This is an optimization exercise on Yosys and OpenROAD, whose aim is small area and few clock cycles per item, not a production implementation. Function was checked by simulation only, so behaviour that the tests miss may differ from the original.

**design/flow/config.mk**
```make
export PLATFORM = sky130hd
export DESIGN_NAME = lenet
export DESIGN_NICKNAME = lenet
export VERILOG_FILES = /design/flow/design.v
export SDC_FILE = /design/flow/constraint.sdc
export NUM_CORES = 8
export LEC_CHECK = 0
export CAP_MARGIN = 20
export CORE_MARGIN = 2
export CORE_UTILIZATION = 40
export SLEW_MARGIN = 20
```
**design/flow/constraint.sdc**
```tcl
create_clock -name core_clock -period 22.0 [get_ports {clk}]
set_input_delay 4.4000 -clock core_clock [delete_from_list [all_inputs] [get_ports {clk}]]
set_output_delay 4.4000 -clock core_clock [all_outputs]
set_load 0.01 [all_outputs]
```
**design/flow/design.v**
```verilog
module lenet (
    input wire clk,
    input wire rst_n,
    input wire compute_start,
    output reg compute_finish,
    input wire [31:0] scale_CONV1,
    input wire [31:0] scale_CONV2,
    input wire [31:0] scale_CONV3,
    input wire [31:0] scale_FC1,
    input wire [31:0] scale_FC2,
    output reg [ 3:0] sram_weight_wea0,
    output reg [15:0] sram_weight_addr0,
    output reg [31:0] sram_weight_wdata0,
    input wire [31:0] sram_weight_rdata0,
    output reg [ 3:0] sram_weight_wea1,
    output reg [15:0] sram_weight_addr1,
    output reg [31:0] sram_weight_wdata1,
    input wire [31:0] sram_weight_rdata1,
    output reg [ 3:0] sram_act_wea0,
    output reg [15:0] sram_act_addr0,
    output reg [31:0] sram_act_wdata0,
    input wire [31:0] sram_act_rdata0,
    output reg [ 3:0] sram_act_wea1,
    output reg [15:0] sram_act_addr1,
    output reg [31:0] sram_act_wdata1,
    input wire [31:0] sram_act_rdata1
);
    parameter RESET = 4'b0000;
    parameter CONV1 = 4'b0001;
    parameter CONV1_write = 4'b0010;
    parameter CONV2 = 4'b0011;
    parameter CONV2_write = 4'b0100;
    parameter CONV3 = 4'b0101;
    parameter CONV3_write = 4'b0110;
    parameter FC1 = 4'b0111;
    parameter FC1_write = 4'b1000;
    parameter FC2 = 4'b1001;
    parameter FC2_write = 4'b1010;
    parameter OUTPUT = 4'b1011;
    reg [3:0] cur_state, next_state;
    reg [15:0] next_sram_weight_addr;
    reg [63:0] weight_buf_1;  
    reg [63:0] weight_buf_2;  
    reg [63:0] act_buf_1;  
    reg [63:0] act_buf_2;  
    reg signed [31:0] bias_buf;
    reg [15:0] sram_act_r_addr;
    reg [15:0] sram_act_w_addr;
    reg [15:0] next_sram_act_r_addr;
    reg [15:0] next_sram_act_w_addr;
    reg [4:0]  row_counter;
    reg [5:0]  timer;
    reg [4:0] conv_cnt; 
    reg [4:0] conv2_cnt; 
    reg [2:0] conv_page;  
    reg [3:0] conv_kernal_cnt; 
    reg signed [31:0] scale_factor;
    wire conv1_change_row;
    wire conv1_change_kernal;
    wire conv1_w_flag;
    wire conv1_end;
    wire conv2_change_row;
    wire conv2_change_kernal;
    wire conv2_change_page;
    wire conv2_w_flag;
    wire conv2_end;
    wire conv2_once;
    wire conv3_w_flag;
    wire conv3_end;
    wire conv3_once;
    wire fc1_w_flag;
    wire fc1_end;
    wire fc1_once;
    wire fc2_w_flag;
    wire fc2_end;
    wire fc2_once;
    always@(*)begin
        case(cur_state)
            CONV1,CONV1_write: scale_factor = scale_CONV1;
            CONV2,CONV2_write: scale_factor = scale_CONV2;
            CONV3,CONV3_write: scale_factor = scale_CONV3;
            FC1,FC1_write: scale_factor = scale_FC1;
            FC2,FC2_write: scale_factor = scale_FC2;
            default:scale_factor = 0;
        endcase
    end
    assign conv1_change_row = (sram_act_r_addr[2:0] == 3'b110) ? 1 : 0;
    assign conv1_change_kernal = ( (sram_act_w_addr == 'd310)||
                                   (sram_act_w_addr == 'd366)||
                                   (sram_act_w_addr == 'd422)||
                                   (sram_act_w_addr == 'd478)||
                                   (sram_act_w_addr == 'd534)) ? 1 : 0;
    assign conv1_w_flag = (((!conv1_change_row) && (conv_cnt == 3)) || ((conv1_change_row) && (conv_cnt == 2))) ? 1 : 0;
    assign conv1_end = (sram_act_w_addr == 590) ? 1 : 0;
    assign conv2_change_row = (sram_act_r_addr[1:0] == 2'b10) ? 1 : 0;
    assign conv2_change_kernal = (conv2_cnt == 14) ? 1 : 0;
    assign conv2_change_page = ((conv_page != 5) && (timer == 8)) ? 1 : 0;
    assign conv2_w_flag = ((conv_cnt == 1) || (conv_cnt == 6) || (conv_cnt == 11)) ? 1 : 0;
    assign conv2_once = (conv_page == 5 && timer == 9) ? 1 : 0;
    assign conv2_end = ((conv_kernal_cnt == 15) && conv2_change_kernal) ? 1 : 0;
    assign conv3_w_flag = (conv_cnt == 7) ? 1 : 0;
    assign conv3_end = (conv_kernal_cnt == 14) ? 1 : 0;
    assign conv3_once = (timer == 53) ? 1 : 0 ;
    assign fc1_w_flag = ((conv_cnt == 7) || ((conv_cnt == 3) && (fc1_end))) ? 1 : 0;
    assign fc1_end = (conv_kernal_cnt == 10) ? 1 : 0;
    assign fc1_once = (timer == 18) ? 1 : 0 ;
    assign fc2_end = (conv_cnt == 9) ? 1 : 0;
    assign fc2_once = (timer == 14) ? 1 : 0 ;
    always@(posedge clk)begin
        if(!rst_n) conv_cnt <= 0;
        else begin
            case(cur_state)
                CONV1:if(timer == 9)begin
                    case(conv_cnt)
                        0:conv_cnt <= 1;
                        1:conv_cnt <= 2;
                        2:begin
                            if(!conv1_change_row)conv_cnt <= 3;
                            else                 conv_cnt <= 0;
                        end
                        3:conv_cnt <= 0;
                    endcase
                end
                CONV1_write: conv_cnt <= 0;
                CONV2:if(conv2_once)begin
                    case(conv_cnt)
                        0 :conv_cnt <=  1;
                        1 :conv_cnt <=  2;
                        2 :conv_cnt <=  3;
                        3 :conv_cnt <=  4;
                        4 :conv_cnt <=  5;
                        5 :conv_cnt <=  6;
                        6 :conv_cnt <=  7;
                        7 :conv_cnt <=  8;
                        8 :conv_cnt <=  9;
                        9 :conv_cnt <= 10;
                        10:conv_cnt <= 11;
                        11:conv_cnt <=  0;
                    endcase
                end
                CONV3:if(conv3_once)begin
                    case(conv_cnt)
                        0 :conv_cnt <=  1;
                        1 :conv_cnt <=  2;
                        2 :conv_cnt <=  3;
                        3 :conv_cnt <=  4;
                        4 :conv_cnt <=  5;
                        5 :conv_cnt <=  6;
                        6 :conv_cnt <=  7;
                        7 :conv_cnt <=  0;
                    endcase
                end
                FC1:if(fc1_once)begin
                    case(conv_cnt)
                        0 :conv_cnt <=  1;
                        1 :conv_cnt <=  2;
                        2 :conv_cnt <=  3;
                        3 :conv_cnt <=  4;
                        4 :conv_cnt <=  5;
                        5 :conv_cnt <=  6;
                        6 :conv_cnt <=  7;
                        7 :conv_cnt <=  0;
                    endcase
                end
                FC1_write:if(fc1_end)begin
                    conv_cnt <=  0;
                end
                FC2_write:begin
                    case(conv_cnt)
                        0 :conv_cnt <=  1;
                        1 :conv_cnt <=  2;
                        2 :conv_cnt <=  3;
                        3 :conv_cnt <=  4;
                        4 :conv_cnt <=  5;
                        5 :conv_cnt <=  6;
                        6 :conv_cnt <=  7;
                        7 :conv_cnt <=  8;
                        8 :conv_cnt <=  9;
                        9 :conv_cnt <=  0;
                    endcase
                end
                OUTPUT:conv_cnt <= 0;
            endcase
        end
    end
    always@(posedge clk)begin
        if(!rst_n)conv2_cnt <= 0;
        else begin
            case(cur_state)
                CONV2:begin
                    if(conv2_once) begin
                        case(conv2_cnt)
                            0 : conv2_cnt <=  1;
                            1 : conv2_cnt <=  2;
                            2 : conv2_cnt <=  3;
                            3 : conv2_cnt <=  4;
                            4 : conv2_cnt <=  5;
                            5 : conv2_cnt <=  6;
                            6 : conv2_cnt <=  7;
                            7 : conv2_cnt <=  8;
                            8 : conv2_cnt <=  9;
                            9 : conv2_cnt <= 10;
                            10: conv2_cnt <= 11;
                            11: conv2_cnt <= 12;
                            12: conv2_cnt <= 13;
                            13: conv2_cnt <= 14;
                            14: if(conv_kernal_cnt != 15)conv2_cnt <=  0;
                        endcase
                    end
                end
                OUTPUT:conv2_cnt <= 0;
            endcase
        end
    end
    always@(posedge clk)begin
        if(!rst_n)conv_page <= 0;
        else begin
            case(cur_state)
                CONV2:begin
                    if(conv2_once) conv_page <= 0;
                    else if(conv2_change_page) conv_page <= conv_page + 1;
                end
                OUTPUT:conv_page <= 0;
            endcase
        end
    end
    always@(posedge clk)begin
        if(!rst_n)conv_kernal_cnt <= 0;
        else begin
            case(cur_state)
                CONV2:begin
                    if(conv2_once && conv2_change_kernal) begin
                        case(conv_kernal_cnt)
                            0 : conv_kernal_cnt <= 1 ;
                            1 : conv_kernal_cnt <= 2 ;
                            2 : conv_kernal_cnt <= 3 ;
                            3 : conv_kernal_cnt <= 4 ;
                            4 : conv_kernal_cnt <= 5 ;
                            5 : conv_kernal_cnt <= 6 ;
                            6 : conv_kernal_cnt <= 7 ;
                            7 : conv_kernal_cnt <= 8 ;
                            8 : conv_kernal_cnt <= 9 ;
                            9 : conv_kernal_cnt <= 10;
                            10: conv_kernal_cnt <= 11;
                            11: conv_kernal_cnt <= 12;
                            12: conv_kernal_cnt <= 13;
                            13: conv_kernal_cnt <= 14;
                            14: conv_kernal_cnt <= 15;
                        endcase
                    end
                end
                CONV2_write:begin
                    if(conv2_end)conv_kernal_cnt <= 0;
                end
                CONV3_write:begin
                    case(conv_kernal_cnt)
                        0 : conv_kernal_cnt <= 1 ;
                        1 : conv_kernal_cnt <= 2 ;
                        2 : conv_kernal_cnt <= 3 ;
                        3 : conv_kernal_cnt <= 4 ;
                        4 : conv_kernal_cnt <= 5 ;
                        5 : conv_kernal_cnt <= 6 ;
                        6 : conv_kernal_cnt <= 7 ;
                        7 : conv_kernal_cnt <= 8 ;
                        8 : conv_kernal_cnt <= 9 ;
                        9 : conv_kernal_cnt <= 10;
                        10: conv_kernal_cnt <= 11;
                        11: conv_kernal_cnt <= 12;
                        12: conv_kernal_cnt <= 13;
                        13: conv_kernal_cnt <= 14;
                        14: conv_kernal_cnt <= 0 ;
                    endcase
                end
                FC1_write:begin
                    case(conv_kernal_cnt)
                        0 : conv_kernal_cnt <= 1 ;
                        1 : conv_kernal_cnt <= 2 ;
                        2 : conv_kernal_cnt <= 3 ;
                        3 : conv_kernal_cnt <= 4 ;
                        4 : conv_kernal_cnt <= 5 ;
                        5 : conv_kernal_cnt <= 6 ;
                        6 : conv_kernal_cnt <= 7 ;
                        7 : conv_kernal_cnt <= 8 ;
                        8 : conv_kernal_cnt <= 9 ;
                        9 : conv_kernal_cnt <= 10;
                        10: conv_kernal_cnt <= 0;
                    endcase
                end
                OUTPUT:conv_kernal_cnt <= 0;
            endcase
        end
    end
    wire [7:0] weight_buf_wire_1[0:7];
    wire [7:0] act_buf_wire_1[0:7];
    wire [7:0] weight_buf_wire_2[0:7];
    wire [7:0] act_buf_wire_2[0:7];
    generate
        genvar i;
        for(i=0;i<8;i=i+1)begin:gen_weight_and_act_buf_wire
            assign weight_buf_wire_1[i] = weight_buf_1[i*8+7:i*8];
            assign weight_buf_wire_2[i] = weight_buf_2[i*8+7:i*8];
            assign act_buf_wire_1[i] = act_buf_1[i*8+7:i*8];
            assign act_buf_wire_2[i] = act_buf_2[i*8+7:i*8];
        end
    endgenerate
    always@(posedge clk)begin
        sram_weight_wea0 <= 4'b0000;
        sram_weight_wea1 <= 4'b0000;
    end
    always@(*)begin
        sram_weight_wdata0 = 32'd0;
        sram_weight_wdata1 = 32'd0;
    end
    always@(posedge clk)begin
        case(next_state)
            CONV1_write,CONV3_write:begin
                sram_act_wea0 <= 4'b1111;
                sram_act_wea1 <= 4'b1111;
            end
            CONV2_write:begin
                if(conv_cnt == 1)begin
                    sram_act_wea0 <= 4'b1111;
                    sram_act_wea1 <= 4'b0000;
                end
                else begin
                    sram_act_wea0 <= 4'b1111;
                    sram_act_wea1 <= 4'b1111;
                end
            end
            FC1_write:begin
                if(conv_kernal_cnt == 10)begin
                    sram_act_wea0 <= 4'b1111;
                    sram_act_wea1 <= 4'b0000;
                end
                else begin
                    sram_act_wea0 <= 4'b1111;
                    sram_act_wea1 <= 4'b1111;
                end
            end
            FC2_write:begin
                sram_act_wea0 <= 4'b1111;
                sram_act_wea1 <= 4'b0000;
            end
            default:begin
                sram_act_wea0 <= 4'b0000;
                sram_act_wea1 <= 4'b0000;
            end
        endcase
    end
    always@(posedge clk)begin
        if(!rst_n)compute_finish<=0;
        else begin
            if(cur_state == OUTPUT) compute_finish<=1;
            else if(compute_finish) compute_finish<=0;
        end
    end
    always@(posedge clk)begin
        case(next_state)
            CONV1_write,CONV2_write,CONV3_write,FC1_write,FC2_write:begin
                sram_act_addr0 <= next_sram_act_w_addr;
                sram_act_addr1 <= next_sram_act_w_addr+1;
            end
            default:begin
                sram_act_addr0 <= next_sram_act_r_addr;
                sram_act_addr1 <= next_sram_act_r_addr+1;
            end
        endcase
    end
    always@(posedge clk) begin
        cur_state <= next_state;
    end
    always@(*) begin
        if(!rst_n) next_state = RESET;
        else begin
            case (cur_state)
                RESET:begin
                    if(compute_start) next_state = CONV1;
                    else              next_state = cur_state;
                end
                CONV1:begin
                    if(conv1_w_flag && (timer == 9)) next_state = CONV1_write;
                    else                                  next_state = cur_state;
                end
                CONV1_write:begin
                    if(conv1_end) next_state = CONV2;
                    else next_state = CONV1;
                end
                CONV2:begin
                    if(conv2_w_flag && conv2_once) next_state = CONV2_write;
                    else next_state = cur_state;
                end
                CONV2_write:begin
                    if(conv2_end) next_state = CONV3;
                    else next_state = CONV2;
                end
                CONV3:begin
                    if(conv3_w_flag && conv3_once) next_state = CONV3_write;
                    else next_state = cur_state;
                end
                CONV3_write:begin
                    if(conv3_end) next_state = FC1;
                    else next_state = CONV3;
                end
                FC1:begin
                    if(fc1_w_flag && fc1_once) next_state = FC1_write;
                    else next_state = cur_state;
                end
                FC1_write:begin
                    if(fc1_end) next_state = FC2;
                    else next_state = FC1;
                end
                FC2:begin
                    if(fc2_once) next_state = FC2_write;
                    else next_state = cur_state;
                end
                FC2_write:begin
                    if(fc2_end) next_state = OUTPUT;
                    else next_state = FC2;
                end
                OUTPUT:begin
                    if(compute_finish) next_state = RESET;
                    else               next_state = cur_state;
                end
                default:next_state = cur_state;
            endcase
        end
    end
    wire signed [7:0]  mac_A[0:39];
    wire signed [7:0]  mac_B[0:39];
    wire signed [31:0] mac_C[0:39];
    wire signed [31:0] mac_O[0:39];
    reg  signed [31:0] mac_reg[0:39];
    wire signed [31:0] conv_sum[0:7];
    wire signed [31:0] fc_sum;
    wire signed [31:0] pool_out[0:1];
    wire signed [31:0] quantized_pool_out[0:1];
    wire signed [15:0] shifted_pool_out[0:1];
    wire signed [7:0] clamped_pool_out[0:1];
    wire signed [31:0] relued_fc_sum;
    wire signed [31:0] quantized_relued_fc_sum;
    wire signed [31:0] shifted_reluwd_fc_sum;
    wire signed [7:0] clamped_relued_fc_sum;
    wire signed [31:0] quantized_fc_sum;
    wire signed [31:0] shifted_fc_sum;
    always@(posedge clk)begin
        weight_buf_1 <= {sram_weight_rdata1,sram_weight_rdata0};
        weight_buf_2 <= weight_buf_1;
        act_buf_1 <= {sram_act_rdata1,sram_act_rdata0};
        act_buf_2 <= {sram_act_rdata1,sram_act_rdata0};
        if((cur_state == FC2) && (timer == 11))bias_buf <= sram_weight_rdata1;
    end
    always@(posedge clk)begin
        if(!rst_n) begin
            sram_weight_addr0 <= 0;
        end
        else begin
            case(cur_state)
                CONV1:begin
                    case(timer)
                        0,1,2,3: begin
                            sram_weight_addr0 <= {sram_weight_addr0[15:1]+1,sram_weight_addr0[0]};
                        end      
                        9:begin
                            sram_weight_addr0 <= {sram_weight_addr0[15:3]-1,sram_weight_addr0[2:0]};
                        end
                    endcase
                end
                CONV1_write:begin
                    if(conv1_change_kernal) begin
                        sram_weight_addr0 <= {sram_weight_addr0[15:1]+5,sram_weight_addr0[0]};
                    end
                    else if(next_state == CONV2) begin
                        sram_weight_addr0 <= 60;
                    end
                end
                CONV2:begin
                    case(timer)
                        0,1,2,3,4: begin
                            sram_weight_addr0 <= {sram_weight_addr0[15:1]+1,sram_weight_addr0[0]};
                        end
                        9:if(!conv2_change_kernal) begin
                            sram_weight_addr0 <= {sram_weight_addr0[15:2]-4'b1111,sram_weight_addr0[1:0]};
                        end
                    endcase
                end
                CONV2_write:begin
                    if(next_state == CONV3) begin
                        sram_weight_addr0 <= 1020;
                    end
                end
                CONV3:begin
                    if(timer < 50) begin
                        sram_weight_addr0 <= sram_weight_addr0+2;
                    end
                end
                FC1:begin
                    if(timer < 15) begin
                        sram_weight_addr0 <= sram_weight_addr0+2;
                    end
                end
                FC2:begin
                    case(timer)
                        0,1,2,3,4,5,6,7,8:begin
                            sram_weight_addr0 <= {sram_weight_addr0[15:1]+1,sram_weight_addr0[0]};
                        end
                        9:begin
                            sram_weight_addr0 <= {sram_weight_addr0[15:1]+1,sram_weight_addr0[0]};
                        end
                        10:begin
                            sram_weight_addr0 <= sram_weight_addr0+1;
                        end
                    endcase
                end
                OUTPUT:begin
                    sram_weight_addr0 <= 'd0;
                end
            endcase
        end
    end
    always@(posedge clk)begin
        if(!rst_n) begin
            sram_weight_addr1 <= 1;
        end
        else begin
            case(cur_state)
                CONV1:begin
                    case(timer)
                        0,1,2,3: begin
                            sram_weight_addr1 <= {sram_weight_addr0[15:1]+1,sram_weight_addr0[0]}+1;
                        end      
                        9:begin
                            sram_weight_addr1 <= {sram_weight_addr0[15:3]-1,sram_weight_addr0[2:0]}+1;
                        end
                    endcase
                end
                CONV1_write:begin
                    if(conv1_change_kernal) begin
                        sram_weight_addr1 <= {sram_weight_addr0[15:1]+5,sram_weight_addr0[0]}+1;
                    end
                    else if(next_state == CONV2) begin
                        sram_weight_addr1 <= 61;
                    end
                end
                CONV2:begin
                    case(timer)
                        0,1,2,3,4: begin
                            sram_weight_addr1 <= {sram_weight_addr0[15:1]+1,sram_weight_addr0[0]}+1;
                        end
                        9:if(!conv2_change_kernal) begin
                            sram_weight_addr1 <= {sram_weight_addr0[15:2]-4'b1111,sram_weight_addr0[1:0]}+1;
                        end
                    endcase
                end
                CONV2_write:begin
                    if(next_state == CONV3) begin
                        sram_weight_addr1 <= 1021;
                    end
                end
                CONV3:begin
                    if(timer < 50) begin
                        sram_weight_addr1 <= sram_weight_addr0+3;
                    end
                end
                FC1:begin
                    if(timer < 15) begin
                        sram_weight_addr1 <= sram_weight_addr0+3;
                    end
                end
                FC2:begin
                    case(timer)
                        0,1,2,3,4,5,6,7,8:begin
                            sram_weight_addr1 <= {sram_weight_addr0[15:1]+1,sram_weight_addr0[0]}+1;
                        end
                        9:begin
                            case(conv_cnt)
                                0:sram_weight_addr1 <= 15750;
                                1:sram_weight_addr1 <= 15751;
                                2:sram_weight_addr1 <= 15752;
                                3:sram_weight_addr1 <= 15753;
                                4:sram_weight_addr1 <= 15754;
                                5:sram_weight_addr1 <= 15755;
                                6:sram_weight_addr1 <= 15756;
                                7:sram_weight_addr1 <= 15757;
                                8:sram_weight_addr1 <= 15758;
                                9:sram_weight_addr1 <= 15759;
                            endcase
                        end
                        10:begin
                            sram_weight_addr1 <= sram_weight_addr0+2;
                        end
                    endcase
                end
                OUTPUT:begin
                    sram_weight_addr1 <= 'd1;
                end
            endcase
        end
    end
    always@(*)begin
        if(!rst_n) next_sram_act_r_addr = 0;
        else begin
            case(cur_state)
                CONV1:begin
                    case(timer)
                        0,1,2,3,4: next_sram_act_r_addr = {sram_act_r_addr[15:3]+1,sram_act_r_addr[2:0]};
                        5:         next_sram_act_r_addr = {sram_act_r_addr[15:3]-5,sram_act_r_addr[2:0]};
                        9:begin
                            if(conv1_change_row) next_sram_act_r_addr = {sram_act_r_addr[15:4]+1,sram_act_r_addr[3],3'b000};
                            else                 next_sram_act_r_addr = sram_act_r_addr+1;
                        end
                        default:next_sram_act_r_addr=sram_act_r_addr;
                    endcase
                end
                CONV1_write:begin
                    if(conv1_change_kernal)next_sram_act_r_addr = 0;
                    else if(next_state == CONV2)next_sram_act_r_addr = 256;
                    else next_sram_act_r_addr=sram_act_r_addr;
                end
                CONV2:begin
                    case(timer)
                        0,1,2,3,4: next_sram_act_r_addr = {sram_act_r_addr[15:2]+1,sram_act_r_addr[1:0]};
                        5:         next_sram_act_r_addr = {sram_act_r_addr[15:2]-5,sram_act_r_addr[1:0]};
                        8:begin
                            if(conv_page == 5) begin
                                next_sram_act_r_addr = {sram_act_r_addr[15:3]-6'b100011,sram_act_r_addr[2:0]};
                            end
                            else begin
                                next_sram_act_r_addr = {sram_act_r_addr[15:3]+3'b111,sram_act_r_addr[2:0]};
                            end
                        end
                        9:begin
                            if(conv2_change_kernal)next_sram_act_r_addr = 256;
                            else if(conv2_change_row) next_sram_act_r_addr = {sram_act_r_addr[15:3]+1,sram_act_r_addr[2],2'b00};
                            else next_sram_act_r_addr = sram_act_r_addr+1;
                        end
                        default:next_sram_act_r_addr=sram_act_r_addr;
                    endcase
                end
                CONV2_write:begin
                    if(conv2_end) next_sram_act_r_addr = 592;
                    else next_sram_act_r_addr=sram_act_r_addr;
                end
                CONV3:begin
                    if(timer<50) next_sram_act_r_addr = {sram_act_r_addr[15:1]+1,sram_act_r_addr[0]};
                    else if(timer == 53) next_sram_act_r_addr = 592;
                    else next_sram_act_r_addr=sram_act_r_addr;
                end
                CONV3_write:begin
                    if (next_state == FC1) next_sram_act_r_addr = 692;
                    else next_sram_act_r_addr=sram_act_r_addr;
                end
                FC1:begin
                    if(timer<15) next_sram_act_r_addr = {sram_act_r_addr[15:1]+1,sram_act_r_addr[0]};
                    else if(timer == 18) next_sram_act_r_addr = 692;
                    else next_sram_act_r_addr=sram_act_r_addr;
                end
                FC1_write:begin
                    if (next_state == FC2) next_sram_act_r_addr = 722;
                    else next_sram_act_r_addr=sram_act_r_addr;
                end
                FC2:begin
                    if(timer<10) next_sram_act_r_addr = {sram_act_r_addr[15:1]+1,sram_act_r_addr[0]};
                    else if(timer == 10) next_sram_act_r_addr = sram_act_r_addr+1;
                    else next_sram_act_r_addr=sram_act_r_addr;
                end
                FC2_write:begin
                    next_sram_act_r_addr = 722;
                end
                OUTPUT:next_sram_act_r_addr = 0;
                default:next_sram_act_r_addr=sram_act_r_addr;
            endcase
        end
    end
    always@(posedge clk)begin
        if(!rst_n) sram_act_r_addr <= 0;
        else begin
            sram_act_r_addr <= next_sram_act_r_addr;
        end
    end
    always@(*)begin
        if(!rst_n) next_sram_act_w_addr = 'd256;
        else begin
            case(cur_state)
                CONV1_write,CONV3_write:begin
                    next_sram_act_w_addr = sram_act_w_addr+2;
                end
                CONV2_write:begin
                    if(conv_cnt == 2) next_sram_act_w_addr = sram_act_w_addr+1;
                    else              next_sram_act_w_addr = sram_act_w_addr+2;
                end
                FC1_write:begin
                    if(!fc1_end) next_sram_act_w_addr = sram_act_w_addr+2;
                    else next_sram_act_w_addr = sram_act_w_addr+1;
                end
                FC2_write:begin
                    next_sram_act_w_addr = sram_act_w_addr+1;
                end
                OUTPUT:next_sram_act_w_addr = 'd256;
                default:next_sram_act_w_addr = sram_act_w_addr;
            endcase
        end
    end
    always@(posedge clk)begin
        if(!rst_n) sram_act_w_addr <= 256;
        else begin
            sram_act_w_addr <= next_sram_act_w_addr;
        end
    end
    always@(posedge clk)begin
        case(cur_state)
            CONV1:begin
                if(timer == 9) begin
                    case(conv_cnt)
                        0:sram_act_wdata0[15:0]  <= {clamped_pool_out[1],clamped_pool_out[0]};
                        1:sram_act_wdata0[31:16] <= {clamped_pool_out[1],clamped_pool_out[0]};
                        2:begin
                            sram_act_wdata1[15:0]  <= {clamped_pool_out[1],clamped_pool_out[0]};
                            if(conv1_change_row)
                            sram_act_wdata1[31:16] <= 0;
                        end
                        3:sram_act_wdata1[31:16] <= {clamped_pool_out[1],clamped_pool_out[0]};
                    endcase
                end
            end
            CONV2:begin
                if(timer == 9) begin
                    case(conv_cnt)
                        0,7:sram_act_wdata0[15:0]  <= {clamped_pool_out[1],clamped_pool_out[0]};
                        1:sram_act_wdata0[31:16] <= {clamped_pool_out[1],clamped_pool_out[0]};
                        2:sram_act_wdata0[7:0] <= clamped_pool_out[0]; 
                        3:sram_act_wdata0[23:8] <= {clamped_pool_out[1],clamped_pool_out[0]};
                        4,9:{sram_act_wdata1[7:0],sram_act_wdata0[31:24]} <= {clamped_pool_out[1],clamped_pool_out[0]};
                        5:sram_act_wdata1[15:8] <= clamped_pool_out[0]; 
                        6:sram_act_wdata1[31:16] <= {clamped_pool_out[1],clamped_pool_out[0]};
                        8:sram_act_wdata0[23:16] <= clamped_pool_out[0]; 
                        10:sram_act_wdata1[23:8] <= {clamped_pool_out[1],clamped_pool_out[0]};
                        11:sram_act_wdata1[31:24] <= clamped_pool_out[0]; 
                    endcase
                end
            end
            CONV3:begin
                if(timer == 53) begin
                    case(conv_cnt)
                        0:sram_act_wdata0[7:0]   <= clamped_relued_fc_sum;
                        1:sram_act_wdata0[15:8]  <= clamped_relued_fc_sum;
                        2:sram_act_wdata0[23:16] <= clamped_relued_fc_sum;
                        3:sram_act_wdata0[31:24] <= clamped_relued_fc_sum;
                        4:sram_act_wdata1[7:0]   <= clamped_relued_fc_sum;
                        5:sram_act_wdata1[15:8]  <= clamped_relued_fc_sum;
                        6:sram_act_wdata1[23:16] <= clamped_relued_fc_sum;
                        7:sram_act_wdata1[31:24] <= clamped_relued_fc_sum;
                    endcase
                end
            end
            FC1:begin
                if(timer == 18) begin
                    case(conv_cnt)
                        0:sram_act_wdata0[7:0]   <= clamped_relued_fc_sum;
                        1:sram_act_wdata0[15:8]  <= clamped_relued_fc_sum;
                        2:sram_act_wdata0[23:16] <= clamped_relued_fc_sum;
                        3:sram_act_wdata0[31:24] <= clamped_relued_fc_sum;
                        4:sram_act_wdata1[7:0]   <= clamped_relued_fc_sum;
                        5:sram_act_wdata1[15:8]  <= clamped_relued_fc_sum;
                        6:sram_act_wdata1[23:16] <= clamped_relued_fc_sum;
                        7:sram_act_wdata1[31:24] <= clamped_relued_fc_sum;
                    endcase
                end
            end
            FC2:begin
                if(timer == 14) begin
                    sram_act_wdata0  <= fc_sum + bias_buf;
                end
            end
        endcase
    end
    always@(posedge clk)begin
        if(!rst_n) timer <= 0;
        else begin
            case(cur_state)
                CONV1:begin
                    if(timer == 9) timer <= 0;
                    else timer <= timer + 1;
                end
                CONV2:begin
                    if(conv2_once || conv2_change_page) timer <= 0;
                    else timer <= timer + 1;
                end
                CONV3:begin
                    if(timer == 53) timer <= 0;
                    else timer <= timer + 1;
                end
                FC1:begin
                    if(timer == 18) timer <= 0;
                    else timer <= timer + 1;
                end
                FC2:begin
                    if(timer == 14) timer <= 0;
                    else timer <= timer + 1;
                end
                OUTPUT:timer <= 0;
            endcase
        end
    end
    generate
        genvar gen_mac_i;
        for(gen_mac_i=0; gen_mac_i<40; gen_mac_i=gen_mac_i+1)begin:gen_macs
            MAC mac(mac_A[gen_mac_i],mac_B[gen_mac_i],mac_C[gen_mac_i],mac_O[gen_mac_i]);
        end
    endgenerate
    assign mac_A[0] = weight_buf_wire_1[0];
    assign mac_B[0] = act_buf_wire_1[0]   ;
    assign mac_A[1] = weight_buf_wire_1[1];
    assign mac_B[1] = act_buf_wire_1[1]   ;
    assign mac_A[2] = weight_buf_wire_1[2];
    assign mac_B[2] = act_buf_wire_1[2]   ;
    assign mac_A[3] = weight_buf_wire_1[3];
    assign mac_B[3] = act_buf_wire_1[3]   ;
    assign mac_A[4] = weight_buf_wire_1[4];
    assign mac_B[4] = act_buf_wire_1[4]   ;
    assign mac_A[5] = (cur_state < 5) ? weight_buf_wire_1[0] : weight_buf_wire_1[5] ;
    assign mac_B[5] = (cur_state < 5) ? act_buf_wire_1[1]    : act_buf_wire_1[5]    ;
    assign mac_A[6] = (cur_state < 5) ? weight_buf_wire_1[1] : weight_buf_wire_1[6] ;
    assign mac_B[6] = (cur_state < 5) ? act_buf_wire_1[2]    : act_buf_wire_1[6]    ;
    assign mac_A[7] = (cur_state < 5) ? weight_buf_wire_1[2] : weight_buf_wire_1[7] ;
    assign mac_B[7] = (cur_state < 5) ? act_buf_wire_1[3]    : act_buf_wire_1[7]    ;
    assign mac_A[8] = weight_buf_wire_1[3];
    assign mac_B[8] = act_buf_wire_1[4]   ;
    assign mac_A[9] = weight_buf_wire_1[4];
    assign mac_B[9] = act_buf_wire_1[5]   ;
    generate
        genvar j;
        for(i=2;i<4;i=i+1)begin:gen_mac_AB_wire_2
            for(j=0;j<5;j=j+1)begin:gen_mac_AB_wire_1
                assign mac_A[i*5+j] = weight_buf_wire_1[j];
                assign mac_B[i*5+j] = act_buf_wire_1[i+j];
            end
        end
        for(i=0;i<4;i=i+1)begin:gen_mac_AB_wire_4
            for(j=0;j<5;j=j+1)begin:gen_mac_AB_wire_3
                assign mac_A[i*5+j+20] = weight_buf_wire_2[j];
                assign mac_B[i*5+j+20] = act_buf_wire_2[i+j];
            end
        end
    endgenerate
    generate
        for(i=0;i<40;i=i+1)begin:gen_mac_C
            assign mac_C[i] = mac_reg[i];
        end
    endgenerate
    generate
        for(i=0;i<4;i=i+1)begin:gen_mac_reg_1
            always@(posedge clk)begin
                if(!rst_n) mac_reg[i] <= 0;
                else begin
                    case(cur_state)
                        CONV1:begin
                            case(timer)
                                0:mac_reg[i] <= 0;
                                2,3,4,5,6:mac_reg[i] <= mac_O[i];
                            endcase
                        end
                        CONV2:begin
                            case(timer)
                                0:if(conv_page == 0) mac_reg[i] <= 0;
                                2,3,4,5,6:mac_reg[i] <= mac_O[i];
                            endcase
                        end
                        CONV3:begin
                            if((timer > 1) && (timer < 52)) mac_reg[i] <= mac_O[i];
                            else if(timer == 0) mac_reg[i] <= 0;
                        end
                        FC1:begin
                            if((timer > 1) && (timer < 17)) mac_reg[i] <= mac_O[i];
                            else if(timer == 0) mac_reg[i] <= 0;
                        end
                        FC2:begin
                            if((timer > 1) && (timer < 13))mac_reg[i] <= mac_O[i];
                            else if(timer == 0) mac_reg[i] <= 0;
                        end
                        OUTPUT:mac_reg[i] <= 0;
                    endcase
                end
            end
        end
        for(i=4;i<8;i=i+1)begin:gen_mac_reg_2
            always@(posedge clk)begin
                if(!rst_n) mac_reg[i] <= 0;
                else begin
                    case(cur_state)
                        CONV1:begin
                            case(timer)
                                0:mac_reg[i] <= 0;
                                2,3,4,5,6:mac_reg[i] <= mac_O[i];
                            endcase
                        end
                        CONV2:begin
                            case(timer)
                                0:if(conv_page == 0) mac_reg[i] <= 0;
                                2,3,4,5,6:mac_reg[i] <= mac_O[i];
                            endcase
                        end
                        CONV3:begin
                            if((timer > 1) && (timer < 52)) mac_reg[i] <= mac_O[i];
                            else if(timer == 0) mac_reg[i] <= 0;
                        end
                        FC1:begin
                            if((timer > 1) && (timer < 17)) mac_reg[i] <= mac_O[i];
                            else if(timer == 0) mac_reg[i] <= 0;
                        end
                        FC2:begin
                            if((timer > 1) && (timer < 12))mac_reg[i] <= mac_O[i];
                            else if(timer == 0) mac_reg[i] <= 0;
                        end
                        OUTPUT:mac_reg[i] <= 0;
                    endcase
                end
            end
        end
        for(i=8;i<20;i=i+1)begin:gen_mac_reg_3
            always@(posedge clk)begin
                if(!rst_n) mac_reg[i] <= 0;
                else begin
                    case(cur_state)
                        CONV1:begin
                            case(timer)
                                0:mac_reg[i] <= 0;
                                2,3,4,5,6:mac_reg[i] <= mac_O[i];
                            endcase
                        end
                        CONV2:begin
                            case(timer)
                                0:if(conv_page == 0) mac_reg[i] <= 0;
                                2,3,4,5,6:mac_reg[i] <= mac_O[i];
                            endcase
                        end
                        OUTPUT:mac_reg[i] <= 0;
                    endcase
                end
            end
        end
        for(i=20;i<40;i=i+1)begin:gen_mac_reg_4
            always@(posedge clk)begin
                if(!rst_n) mac_reg[i] <= 0;
                else begin
                    case(cur_state)
                        CONV1:begin
                            case(timer)
                                0:mac_reg[i] <= 0;
                                3,4,5,6,7:mac_reg[i] <= mac_O[i];
                            endcase
                        end
                        CONV2:begin
                            case(timer)
                                0:if(conv_page == 0) mac_reg[i] <= 0;
                                3,4,5,6,7:mac_reg[i] <= mac_O[i];
                            endcase
                        end
                        OUTPUT:mac_reg[i] <= 0;
                    endcase
                end
            end
        end
    endgenerate
    generate
        for (i=0;i<8;i=i+1)begin:gen_conv_sum
            assign conv_sum[i] = ((mac_reg[i*5] + mac_reg[i*5+1]) + mac_reg[i*5+2]) + (mac_reg[i*5+3] + mac_reg[i*5+4]);
        end
    endgenerate
    assign fc_sum = ((mac_reg[0]+mac_reg[1]) + (mac_reg[2]+mac_reg[3])) + ((mac_reg[4]+mac_reg[5]) + (mac_reg[6]+mac_reg[7]));
    generate
        for (i=0;i<2;i=i+1)begin:gen_pool
            POOL pool(conv_sum[i*2],conv_sum[i*2+1],conv_sum[i*2+4],conv_sum[i*2+5],pool_out[i]);
        end
    endgenerate
    generate
        for (i=0;i<2;i=i+1)begin:gen_pool_out
            assign quantized_pool_out[i] = pool_out[i]*scale_factor;
            assign shifted_pool_out[i] = quantized_pool_out[i][31:16];
            assign clamped_pool_out[i] = (shifted_pool_out[i]>127) ? 127 : shifted_pool_out[i][7:0];
        end
    endgenerate
    assign relued_fc_sum = (fc_sum < 0) ? 0 : fc_sum;
    assign quantized_relued_fc_sum = relued_fc_sum*scale_factor;
    assign shifted_reluwd_fc_sum = {{16{quantized_relued_fc_sum[31]}},quantized_relued_fc_sum[31:16]};
    assign clamped_relued_fc_sum = (shifted_reluwd_fc_sum>127) ? 127 : shifted_reluwd_fc_sum;
    assign quantized_fc_sum = (fc_sum)*scale_factor;
    assign shifted_fc_sum = {{16{quantized_fc_sum[31]}},quantized_fc_sum[31:16]};
endmodule
module MAC(
    input wire  signed [7:0]  Ain,
    input wire  signed [7:0]  Bin,
    input wire  signed [31:0] Cin,
    output wire signed [31:0] Out);
    wire signed[15:0] Prod;
    assign Prod = Ain*Bin;
    assign Out = Prod+Cin;
endmodule
module POOL(
    input wire  signed [31:0] Ain,
    input wire  signed [31:0] Bin,
    input wire  signed [31:0] Cin,
    input wire  signed [31:0] Din,
    output wire signed [31:0] Out);
    wire signed [31:0] max1,max2,max3;
    assign max1 = (Ain>Bin) ? Ain : Bin;
    assign max2 = (Cin>Din) ? Cin : Din;
    assign max3 = (max1>max2) ? max1 : max2;
    assign Out  = (max3>0) ? max3 : 0;
endmodule
```
**design/flow/run.sh**
```bash
#!/bin/bash
# synth_recipe.tcl (not shown) runs the flow's synth.tcl, then flattens the netlist and writes it again
# the make line also repeats each setting of config.mk as NAME=value (left out here)
make -C /OpenROAD-flow-scripts/flow DESIGN_CONFIG=/design/flow/config.mk WORK_HOME=/design/flow/orfs CLKGATE_MAP_FILE= SYNTH_SCRIPT=/design/flow/synth_recipe.tcl finish
```
==> impl_metrics.json <==
{
  "tns_ns": 0,
  "die_y_um": 973,
  "grt_pass1_wl_um": 2030000,
  "htreeDepth": 5,
  "ys_seq_elements": 1668,
  "slew_viol_final": 0,
  "ios": 500,
  "root_buffer": "clkbuf_16",
  "path_class": "reg2reg",
  "dieArea_sq_mm": 0.946,
  "grt.met3_usage": 0.0742,
  "antenna_found_initial": 170,
  "wl_um": 1360000,
  "clk-insertion-delay-late_ns": 1.07,
  "synthArstFlopShare": 0,
  "dp_hpwl_um": 1100000,
  "grt.total_usage": 0.289,
  "yosysSeqAreaShare": 0.0915,
  "tightest_slew_ns": 1.27,
  "setup_viol_count_final": 0,
  "slew_headroom": 0.144,
  "grtUsageMet2": 0.438,
  "ys_warn_count": 3,
  "crit_path_max_fanout": 23,
  "fin_worst_skew_ns": 0.138,
  "drc": 0,
  "fmax_mhz": 47.0,
  "grt_max_degree": 154,
  "status": "no timing/DRC/antenna violations",
  "cts_tree": "done",
  "largest_register_ffs": 1280,
  "ctsLongestPathBuffers": 5,
  "postLayoutCellArea_sq_mm": 0.407,
  "dpl_cell_area_sq_mm": 0.397,
  "top_usage_layer": "met2",
  "synthDistinctLibCells": 117,
  "netlist_area_sq_mm": 0.375,
  "crit_path_end_kind": "flop",
  "synth-edff-count": 96,
  "coreArea_sq_mm": 0.935,
  "fp.dieW_um": 973,
  "worstPathRequired_ns": 22.82,
  "wire_per_inst_um": 24.8,
  "cp_slowest_cell": "xnor2_1",
  "grt_pass1_vias": 307350,
  "min_period_ns": 21.28,
  "cts_hold_buffers": 0,
  "critPathMostFrequentCell": "fa_1",
  "maxCapViolCount": 0,
  "syn_avg_cell_area_sq_um": 8.94,
  "ant_nets": 0,
  "met1_usage": 0.384,
  "port_buffers": 427,
  "final_nets": 53696,
  "via_per_inst": 5.34,
  "first_pass_iters": 9
}
Testbench counts, summed over its fixed seeds: cycles 882,304, inferences 32.
## placed cells by master, fill, tap and decap left out, types with 151 or more instances in the layout
| cell | n |
|---|---|
| clkdlybuf4s50_1 | 426 |
| xor2_1 | 392 |
| a21boi_0 | 309 |
| a22oi_1 | 757 |
| nor2b_1 | 439 |
| a21o_1 | 276 |
| dfxtp_1 | 1471 |
| xnor2_1 | 1257 |
| o211ai_1 | 169 |
| nand2_1 | 3099 |
| o21ai_0 | 1262 |
| inv_1 | 10597 |
| ha_1 | 3835 |
| buf_4 | 818 |
| clkbuf_16 | 296 |
| a21oi_1 | 1260 |
| or3_1 | 151 |
| nor3_1 | 354 |
| nand2b_1 | 421 |
| and2_1 | 1157 |
| nor2_1 | 2693 |
| fa_1 | 7461 |
| and3_1 | 169 |
| nand3_1 | 374 |
## Yosys cell counts, types with 105 or more instances
cell type	number	area share
o22ai_1	133	0.0022
fa_1	7464	0.40
o31a_1	113	0.0026
or3_1	153	0.0026
nor2b_1	440	0.0073
xnor2_1	1275	0.030
xor2_1	399	0.0093
inv_1	10610	0.11
nand2b_1	421	0.0070
clkbuf_1	1334	0.013
a21o_1	276	0.0055
nor3_1	362	0.0048
a22oi_1	757	0.015
a21oi_1	1272	0.017
o21ai_0	1274	0.017
a211oi_1	105	0.0021
and2_1	1157	0.019
a31oi_1	142	0.0024
o21a_1	138	0.0028
a21boi_0	313	0.0063
and3_1	171	0.0029
dfxtp_1	1572	0.084
ha_1	3835	0.13
nor2_1	2714	0.027
nand2_1	3151	0.032
o211ai_1	169	0.0034
nand3_1	376	0.0050
mux2i_1	125	0.0033
## what timing repair did
action,4_1_cts,5_1_grt
setup endpoints to repair,63,64
gates cloned,0,2
setup buffers,0,15
gates resized for setup,6,58
pin swaps,0,11
## area by class of cell
type,instances,area (sq um)
multi-input combinational,28252,297000
fill,91515,528000
timing repair buffer,1282,11100
antenna,140,350
clock inverter,112,1130
tap,12495,15600
inverter,10612,39800
clock buffer,381,8120
sequential,1668,34500
## through the flow
| step | setup WS [ns] | std cells | util |
|---|---|---|---|
| 6_report | 0.723 | 54942 | 0.436 |
| 5_1_grt | -0.0996 | 54827 | 0.435 |
| 4_1_cts | 0.0220 | 54773 | 0.435 |
| 3_5_place_dp | -0.187 | 54280 | 0.425 |
| 3_3_place_gp | -0.356 | 54273 | 0.425 |
| 2_1_floorplan | 1.26 | 42072 | - |
## critical path: cells and delay by family (launching register included)
kind	cells	cell delay [ns]
mux	2	0.37
simple gates	23	4.17
buf+inv	17	2.31
fa+ha+maj	15	6.37
xor+xnor	2	0.91
compound gates	35	6.56
flops	1	0.34
## per-layer routing
metal  part of all wire  vias up
met2               0.43    12401
met4              0.059       58
met1               0.41   148923
met5            0.00031        -
met3              0.099     2592
li1                   -   129213
## logic make-up (layout without fill, tap and decap cells)
logic type | Yosys count | count (layout) | synth area share
adder cells (fa/ha/maj) | 11300 | 11300 | 0.526
AO/OA/AOI/OAI | 5674 | 5675 | 0.0996
flip-flops | 1668 | 1668 | 0.0915
other | 1 | 212 | 0.00000999
AND/OR/NAND/NOR | 9328 | 9329 | 0.115
XOR/XNOR | 1701 | 1701 | 0.0407
buffers and inverters | 12154 | 12387 | 0.123
multiplexers | 175 | 175 | 0.00485
## worst paths after layout
check	start	endpoint	slack [ns]	cells after the start
setup reg to reg	mac_reg[0][0]	sram_act_wdata0[23]	0.72	94
hold reg to reg	mac_reg[19][25]	mac_reg[19][25]	0.45	2
setup / recovery	mac_reg[0][0]	sram_act_wdata0[23]	0.72	94
hold / removal	mac_reg[19][25]	mac_reg[19][25]	0.45	2
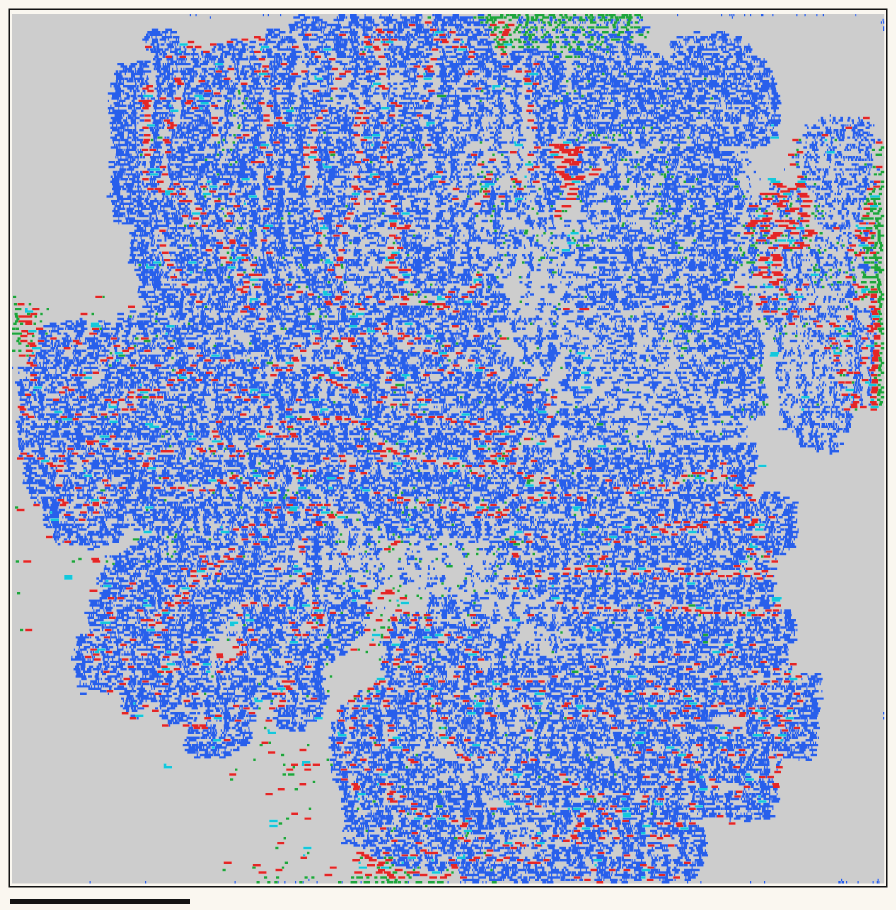
(placement by cell class)
The bar under the picture is 200 um long. Fill, decap, tap and diode cells in grey.
[cyan] clock drivers and dummy loads | cells: 493
[green] remaining buffers and delay cells | cells: 1282
[blue] remaining logic cells | cells: 38864
[red] registers | cells: 1668

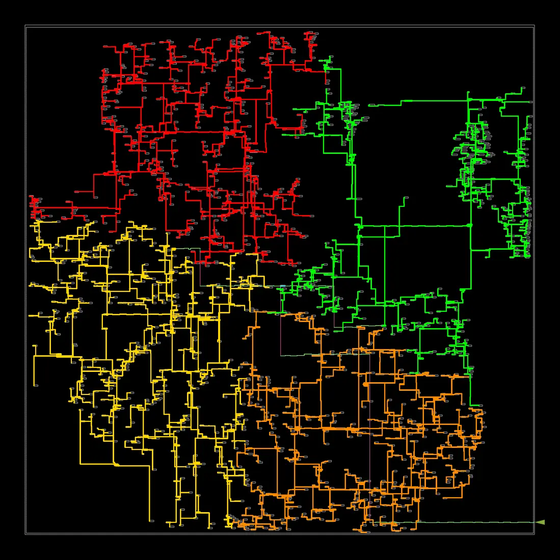
(CTS result over the die)
CTS buffer count: 290
Sink Count: 1668

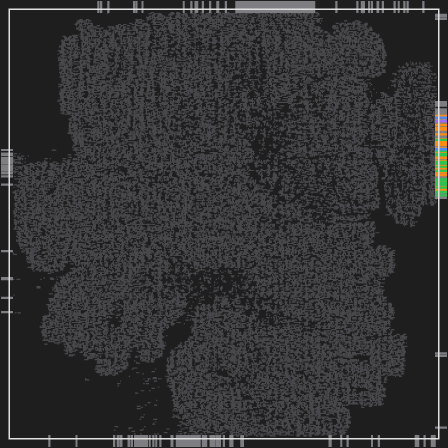
(ports around the boundary)
Pins as bars across the die edge, other pins in grey.
[purple] compute_start | pins: 1 | direction: input | edge: right
[orange] sram_act_wdata0 | pins: 32 | direction: output | edge: right
[blue] sram_act_wea1 | pins: 4 | direction: output | edge: right
[green] sram_act_addr1 | pins: 16 | direction: output | edge: right
all pins by edge: 220 top, 160 right, 90 bottom, 30 left

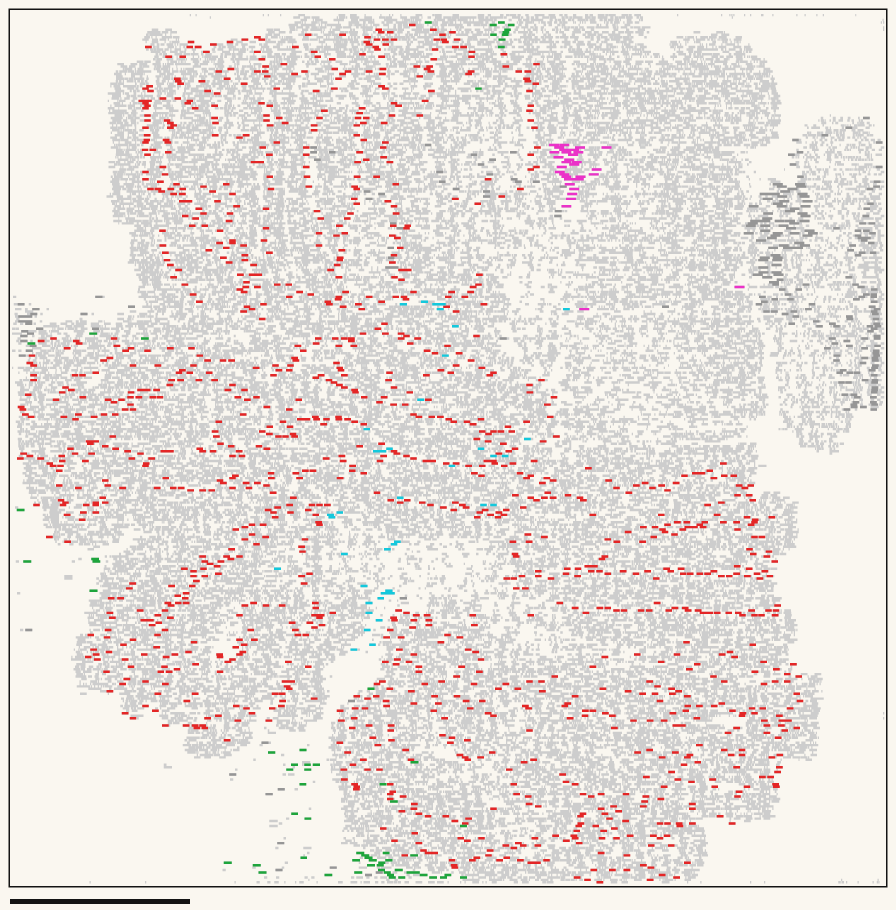
(register map, names as in the netlist)
The bar under the picture is 200 um long. Other sequential cells in the stronger grey, the rest of the logic in the fainter grey.
[red] mac_reg | sequential cells: 1280 | where: all over the die
[magenta] bias_buf | sequential cells: 32
[cyan] weight_buf_2 | sequential cells: 40
[green] act_buf_2 | sequential cells: 64
not coloured: 252

[port drivers added, routing unchanged]
Ports are ideal in the flow. The routed layout listed here was re-timed in OpenROAD.
Step 1 sets driving cells, clkbuf_16 on the clock port and buf_2 on the other inputs (assumed; they add their load-dependent delay and slew).
Step 2 adds t to the input delays and takes it off the output delays; t is the mean of the earliest and latest rising clock arrival at the registers after step 1. Input paths then give back, and output paths get back, about the clock's delay inside the block.
Slacks: ideal ports / drivers / drivers and shift; pairs: ideal ports / drivers.
t (ns): 1.170
setup slack, ns: 0.723 / 0.723 / 0.723
pins driven straight from the clock port: 1
After both steps this run still meets setup and hold. For this run, drivers alone change the setup slack by 0.000 ns; drivers and shift together by 0.000 ns.
